What follows belongs to an exercise in optimizing a design on an open flow for small area and a short achievable clock period; a production flow would make more cautious choices. In this exercise RTL edits were held to simulation tests only and were not proved equivalent to the original. Power is estimated from default activity; no workload was simulated.

--- config.mk ---
export PLATFORM = sky130hd
export DESIGN_NAME = DSP_project
export DESIGN_NICKNAME = DSP_project
export VERILOG_FILES = /design/flow/design.v
export SDC_FILE = /design/flow/constraint.sdc
export NUM_CORES = 4
export LEC_CHECK = 0
export CAP_MARGIN = 20
export CORE_MARGIN = 2
export CORE_UTILIZATION = 40
export SLEW_MARGIN = 20
--- constraint.sdc ---
create_clock -name core_clock -period 8.0 [get_ports {clk}]
set_input_delay 1.6000 -clock core_clock [delete_from_list [all_inputs] [get_ports {clk}]]
set_output_delay 1.6000 -clock core_clock [all_outputs]
set_load 0.01 [all_outputs]
--- design.v ---
module register_or_not (clk, in, out, rst, enable);
    parameter SEL = 1; 
    parameter RSTTYPE = "SYNC";
    parameter WIDTH = 18; 
    input clk, rst, enable; 
    input [WIDTH-1:0] in;
    output reg [WIDTH-1:0] out;
    generate
        if (SEL == 0) begin
            always @(*) begin
                out = in; 
            end
        end else if (SEL == 1) begin
            if (RSTTYPE == "SYNC") begin
                always @(posedge clk) begin
                    if (rst) begin
                        out <= 0;
                    end else if (enable) begin
                        out <= in;
                    end
                end
            end else if (RSTTYPE == "ASYNC") begin
                always @(posedge clk or posedge rst) begin
                    if (rst) begin
                        out <= 0;
                    end else if (enable) begin
                        out <= in;
                    end
                end
            end
        end
    endgenerate
endmodule
module DSP_project (A , B , D , C , clk , CARRYIN , OPMODE , BCIN , RSTA , RSTB , RSTM , RSTP ,
	 RSTC , RSTD , RSTCARRYIN , RSTOPMODE , CEA , CEB , CEM , CEP , CEC , CED , CECARRYIN , CEOPMODE , PCIN ,
	 BCOUT , PCOUT , P , M , CARRYOUT , CARRYOUTF );
parameter A0REG = 0 ; parameter A1REG= 1 ; parameter B0REG = 0 ; parameter B1REG = 1 ;
parameter CREG = 1 ; parameter DREG = 1 ; parameter MREG =1 ;  parameter PREG = 1 ; 
parameter CARRYINREG = 1 ; parameter CARRYOUTREG =1 ; parameter OPMODEREG = 1 ;
parameter CARRYINSEL = "OPMODE5" ; parameter B_INPUT = "DIRECT" ;  parameter RSTTYPE = "SYNC";
input [17:0] A , B , D , BCIN ;
input [47:0] C , PCIN ;
input [7:0] OPMODE ;
input clk , CARRYIN  , RSTA , RSTB , RSTM , RSTP ,RSTC , RSTD , RSTCARRYIN , RSTOPMODE ;
input  CEA , CEB , CEM , CEP , CEC , CED , CECARRYIN , CEOPMODE  ;
output CARRYOUT  ;
output reg CARRYOUTF ; 
output reg [17:0]BCOUT ;
output [47:0] P ;
output reg [47:0] PCOUT ;
output reg [35:0] M ;
wire [17:0] b , b0 , d , a0  , a1 , b1 ;
reg [17:0]  pre_adder_subtracter , b1_before  ;
wire [47:0] c  ;
reg [47:0] d_a_b_connected , x , z , post_adder_subtracter  ;
reg [35:0] multiplication  ;
wire [35:0] m ;
wire [7:0] opmode ; 
wire carry_cascade , cyi  ; 
reg  cyo ;
register_or_not #(.SEL(A0REG), .RSTTYPE(RSTTYPE) , .WIDTH(18)) a00 (.clk(clk), .in(A), .out(a0), .rst(RSTA), .enable(CEA));
register_or_not #(.SEL(B0REG), .RSTTYPE(RSTTYPE) , .WIDTH(18)) b00 (.clk(clk), .in(b), .out(b0), .rst(RSTB), .enable(CEB));
register_or_not #(.SEL(CREG), .RSTTYPE(RSTTYPE) , .WIDTH(48)) cc (.clk(clk), .in(C), .out(c), .rst(RSTC), .enable(CEC));
register_or_not #(.SEL(DREG), .RSTTYPE(RSTTYPE) , .WIDTH(18)) dd (.clk(clk), .in(D), .out(d), .rst(RSTD), .enable(CED));
register_or_not #(.SEL(OPMODEREG), .RSTTYPE(RSTTYPE) , .WIDTH(8)) opmodee (.clk(clk), .in(OPMODE), .out(opmode), .rst(RSTOPMODE), .enable(CEOPMODE));
register_or_not #(.SEL(A1REG), .RSTTYPE(RSTTYPE) , .WIDTH(18)) a11 (.clk(clk), .in(a0), .out(a1), .rst(RSTA), .enable(CEA));
register_or_not #(.SEL(B1REG), .RSTTYPE(RSTTYPE) , .WIDTH(18)) b11 (.clk(clk), .in(b1_before), .out(b1), .rst(RSTB), .enable(CEB));
register_or_not #(.SEL(CARRYINREG), .RSTTYPE(RSTTYPE) , .WIDTH(1)) carry_cas (.clk(clk), .in(carry_cascade), .out(cyi), .rst(RSTCARRYIN), .enable(CECARRYIN));
register_or_not #(.SEL(MREG), .RSTTYPE(RSTTYPE) , .WIDTH(36)) mm (.clk(clk), .in(multiplication), .out(m), .rst(RSTM), .enable(CEM));
register_or_not #(.SEL(CARRYOUTREG), .RSTTYPE(RSTTYPE) , .WIDTH(1)) carry_out (.clk(clk), .in(cyo), .out(CARRYOUT), .rst(RSTCARRYIN), .enable(CECARRYIN));
register_or_not #(.SEL(PREG), .RSTTYPE(RSTTYPE) , .WIDTH(48)) pp (.clk(clk), .in(post_adder_subtracter), .out(P), .rst(RSTP), .enable(CEP));
generate 
	if(B_INPUT=="DIRECT")
	assign b = B ;	
	else if (B_INPUT=="CASCADE")
	assign b= BCIN ;
endgenerate
generate
	if(CARRYINSEL == "OPMODE5")
  assign carry_cascade = opmode[5];
else if (CARRYINSEL == "CARRYIN")
  assign carry_cascade = CARRYIN ;
endgenerate
	always @(*) begin
		if(opmode[6]==0)
		pre_adder_subtracter=b0+d ;
		else 
		pre_adder_subtracter=d-b0 ;
		if(opmode[4])
		b1_before= pre_adder_subtracter ;
		else 
		b1_before= b0 ; 
		BCOUT= b1 ;
		multiplication=b1*a1 ;
		M=m ;
		d_a_b_connected = {d[11:0] , a1 , b1 } ;
		case (opmode[3:2])
		2'b00 : z= 48'b0;
		2'b01 : z= PCIN ;
		2'b10 : z= P ;
		2'b11 : z= c;
		endcase
		case (opmode[1:0]) 
		2'b00 : x= 48'b0;
		2'b01 : x= m ;
		2'b10 : x= P ;
		2'b11 : x= d_a_b_connected;
		endcase
		if (opmode[7])
		{cyo,post_adder_subtracter}= z-x-cyi ;
		else 
		{cyo,post_adder_subtracter}= z+x+cyi ;
		CARRYOUTF=CARRYOUT ;
		PCOUT=P;
	end
endmodule
--- run.sh ---
#!/bin/bash
# synth_recipe.tcl (not shown) runs the flow's synth.tcl, then flattens the netlist and writes it again
# the make line also repeats each setting of config.mk as NAME=value (left out here)
make -C /OpenROAD-flow-scripts/flow DESIGN_CONFIG=/design/flow/config.mk WORK_HOME=/design/flow/orfs CLKGATE_MAP_FILE= SYNTH_SCRIPT=/design/flow/synth_recipe.tcl finish
**Gate-type map**

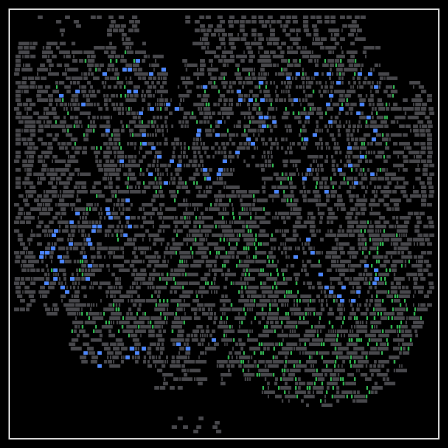
color	family	cells
green	inverters	425
blue	XOR/XNOR gates	135
most common cell after layout, fill and taps aside: sky130_fd_sc_hd__inv_1
fraction of standard cell area in multi-input logic: 0.656
non-filler cells in the finished layout: 4426

**Signal wires on met2**

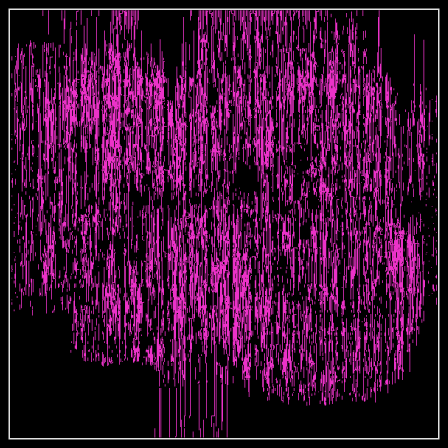
main direction	vertical
longest straight run	93.5 µm
nets with wire on the layer	3421
share of all routed wire	45%
wire length on this layer	40.8 mm
total number of vias: 24000
global routing met2 resource utilization: 0.408

**Local utilization**

The bar under the picture is 100 µm long. 27 x 27 tiles, from dark purple (low) to yellow (high), 0 to 100% covered.
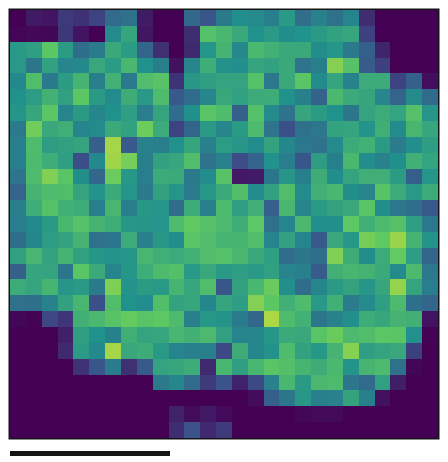
emptiest ninth of the die	bottom left
nearly empty tiles	15%
tiles over 75% full	3.2%
fullest tile	87%
mean over tiles	43%

==> results_dict.tcl <==
set metrics [dict create \
    outcome "finished clean" \
    inverters_excl_clock 425 \
    timing.max_cap.violations 0 \
    drt.antenna.violating_nets 0 \
    worstReg2RegStart "b11.out[9]$_SDFFE_PP0P_" \
    finalWeightedCongestion 0.908 \
    yosysWarnings 7 \
    drt-wirelength-per-cell_um 20.6 \
    detailedPlace.worstSlack_ns 0.857 \
    num_antenna_cells 0 \
    clk_transition_reported_paths_ns 0.08 \
    cp_slowest_stage_delay_ns 0.89 \
    worst-endpoint-arrival_ns 7.58 \
    average_cell_area_after_synthesis_um2 8.32 \
    critPathLaunchType "register" \
    grt_start_max_net_pins 68 \
    synth_cell_type_count 89 \
    synth_nets 4048 \
    grt-ovfl-total 0 \
    r2r-end "mm.out[33]$_SDFFE_PP0P_" \
    cts_setup_buffers 0 \
    clock_tree_area_fraction 0.0196 \
    multi_input_cells 2452 \
    num-clock-buffers 17 \
    tritoncts "yes" \
    max_clock_skew_ns 0.0239 \
    first_global_vias 23600 \
    cts.sinks 196 \
    dieWidth_um 267 \
    die-area_um2 71300 \
    synth.cell_area_um2 27700 \
    clockRootBuffer "sky130_fd_sc_hd__clkbuf_16" \
    core.rowCount 96 \
    final_min_period_over_clock_period 0.895 \
    timing.critical_path.buf_inv 5 \
    power_density_nw_per_um2 142 \
    post-place-cells 4394 \
    hold_path.class "register to register" \
    n_all_buffers 390 \
    final_net_count 4204 \
    setup_viol 0 \
    core-area_um2 68600 \
    fmax_mhz 140 \
    post_cts_hold_buffer_count 0 \
]
-- per-layer routing --
layer | wire length (µm) | vias to the layer above
met3 | 6390 | 93
met1 | 41900 | 11700
li1 | - | 11300
met5 | 0 | -
met4 | 2150 | 0
met2 | 40800 | 832
-- Yosys cell counts (13+ instances only) --
library cell | number | share of area
sky130_fd_sc_hd__and3_1 | 16 | 0.0036
sky130_fd_sc_hd__o21a_1 | 22 | 0.0060
sky130_fd_sc_hd__a21oi_1 | 148 | 0.027
sky130_fd_sc_hd__buf_1 | 22 | 0.0030
sky130_fd_sc_hd__o211ai_1 | 14 | 0.0038
sky130_fd_sc_hd__ha_1 | 267 | 0.12
sky130_fd_sc_hd__buf_2 | 13 | 0.0024
sky130_fd_sc_hd__nand3_1 | 26 | 0.0047
sky130_fd_sc_hd__mux2i_1 | 149 | 0.054
sky130_fd_sc_hd__and2_1 | 140 | 0.032
sky130_fd_sc_hd__o21bai_1 | 21 | 0.0057
sky130_fd_sc_hd__buf_4 | 51 | 0.014
sky130_fd_sc_hd__nor2b_1 | 32 | 0.0072
sky130_fd_sc_hd__inv_1 | 424 | 0.058
sky130_fd_sc_hd__o21ai_0 | 73 | 0.013
sky130_fd_sc_hd__xnor2_1 | 87 | 0.028
sky130_fd_sc_hd__nor2_1 | 275 | 0.037
sky130_fd_sc_hd__nand2b_1 | 23 | 0.0052
sky130_fd_sc_hd__mux2_2 | 83 | 0.034
sky130_fd_sc_hd__a21o_1 | 88 | 0.024
sky130_fd_sc_hd__clkbuf_1 | 161 | 0.022
sky130_fd_sc_hd__dfxtp_1 | 196 | 0.14
sky130_fd_sc_hd__nand2_1 | 297 | 0.040
sky130_fd_sc_hd__fa_1 | 261 | 0.19
sky130_fd_sc_hd__a211oi_1 | 52 | 0.014
sky130_fd_sc_hd__a22o_1 | 84 | 0.027
sky130_fd_sc_hd__nor3_1 | 34 | 0.0061
sky130_fd_sc_hd__xor2_1 | 48 | 0.015
sky130_fd_sc_hd__o21ai_1 | 15 | 0.0027
sky130_fd_sc_hd__a31oi_1 | 21 | 0.0047
sky130_fd_sc_hd__nand4_1 | 25 | 0.0057
-- per-stage QoR --
| stage | utilization | instance area, µm² | hold slack (ns) | power (mW) |
|---|---|---|---|---|
| final | 0.467 | 32000 | 0.492 | 4.56 |
| after global routing | 0.467 | 32000 | 0.524 | 4.87 |
| after CTS | 0.467 | 32000 | 0.498 | 4.58 |
| after detailed placement | 0.458 | 31400 | 0.476 | 3.60 |
| after global placement | 0.458 | 31400 | 0.466 | 3.59 |
| after floorplan | - | 27700 | 0.454 | 2.79 |
-- registers in the layout, indices dropped and copies added, names as in the netlist --
register / flops
a11.out: 18
b11.out: 18
carry_cas.out: 1
carry_out.out: 1
cc.out: 48
dd.out: 18
mm.out: 36
opmodee.out: 8
pp.out: 48
-- cells by family (layout without fill, tap and decap cells) --
kind of cell / count (synthesis) / after routing / share of synthesized area
buf+inv: 678 / 847 / 0.0997
flops: 196 / 196 / 0.142
compound gates: 647 / 647 / 0.165
fa+ha+maj: 528 / 528 / 0.310
mux: 232 / 232 / 0.0877
xor+xnor: 135 / 135 / 0.0427
simple gates: 910 / 910 / 0.153
-- worst reg2reg max path, delay by kind of cell (launching register included) --
family	cells	cell delay [ns]
flops	1	0.89
compound gates	7	1.43
simple gates	3	0.83
buf+inv	5	0.55
xor+xnor	1	0.18
fa+ha+maj	7	3.17
-- report_power, final --
| part | internal, mW | switching, mW |
|---|---|---|
| logic | 1.04 | 1.32 |
| registers | 1.06 | 0.179 |
| clock network | 0.432 | 0.532 |
-- worst max path at each step --
| stage | start | to | slack, ns |
|---|---|---|---|
| 2_1_floorplan | b11.out[11]$_SDFFE_PP0P_ | mm.out[33]$_SDFFE_PP0P_ | 1.71 |
| 3_3_place_gp | a11.out[3]$_SDFFE_PP0P_ | mm.out[33]$_SDFFE_PP0P_ | 0.91 |
| 3_5_place_dp | b11.out[9]$_SDFFE_PP0P_ | mm.out[33]$_SDFFE_PP0P_ | 0.86 |
| 4_1_cts | b11.out[9]$_SDFFE_PP0P_ | mm.out[33]$_SDFFE_PP0P_ | 0.85 |
| 5_1_grt | b11.out[9]$_SDFFE_PP0P_ | mm.out[35]$_SDFFE_PP0P_ | 0.47 |
| 6_report | b11.out[9]$_SDFFE_PP0P_ | mm.out[33]$_SDFFE_PP0P_ | 0.84 |

## static timing again, ports no longer ideal
In the flow no input, the clock included, has a driving cell. The finished layout below was timed again as built, in two steps. Step 1 assumes that a clkbuf_16 drives the clock port and a buf_2 every other input. Step 2, shift: input delay + t, output delay - t, t = (earliest + latest rising clock arrival at the registers) / 2. This alone moves slack from input paths to output paths. Three values: ideal, step 1, step 2; two values: the first two.
t (ns): 0.579
setup slack, ns: 0.841 / 0.841 / 0.841
worst hold slack (ns): 0.492 / 0.492 / 0.492
latest minus earliest clock arrival (ns): 0.024 / 0.024
After both steps this run still meets setup and hold. The setup slack of this run moves by 0.000 ns with the drivers and by 0.000 ns with both steps.
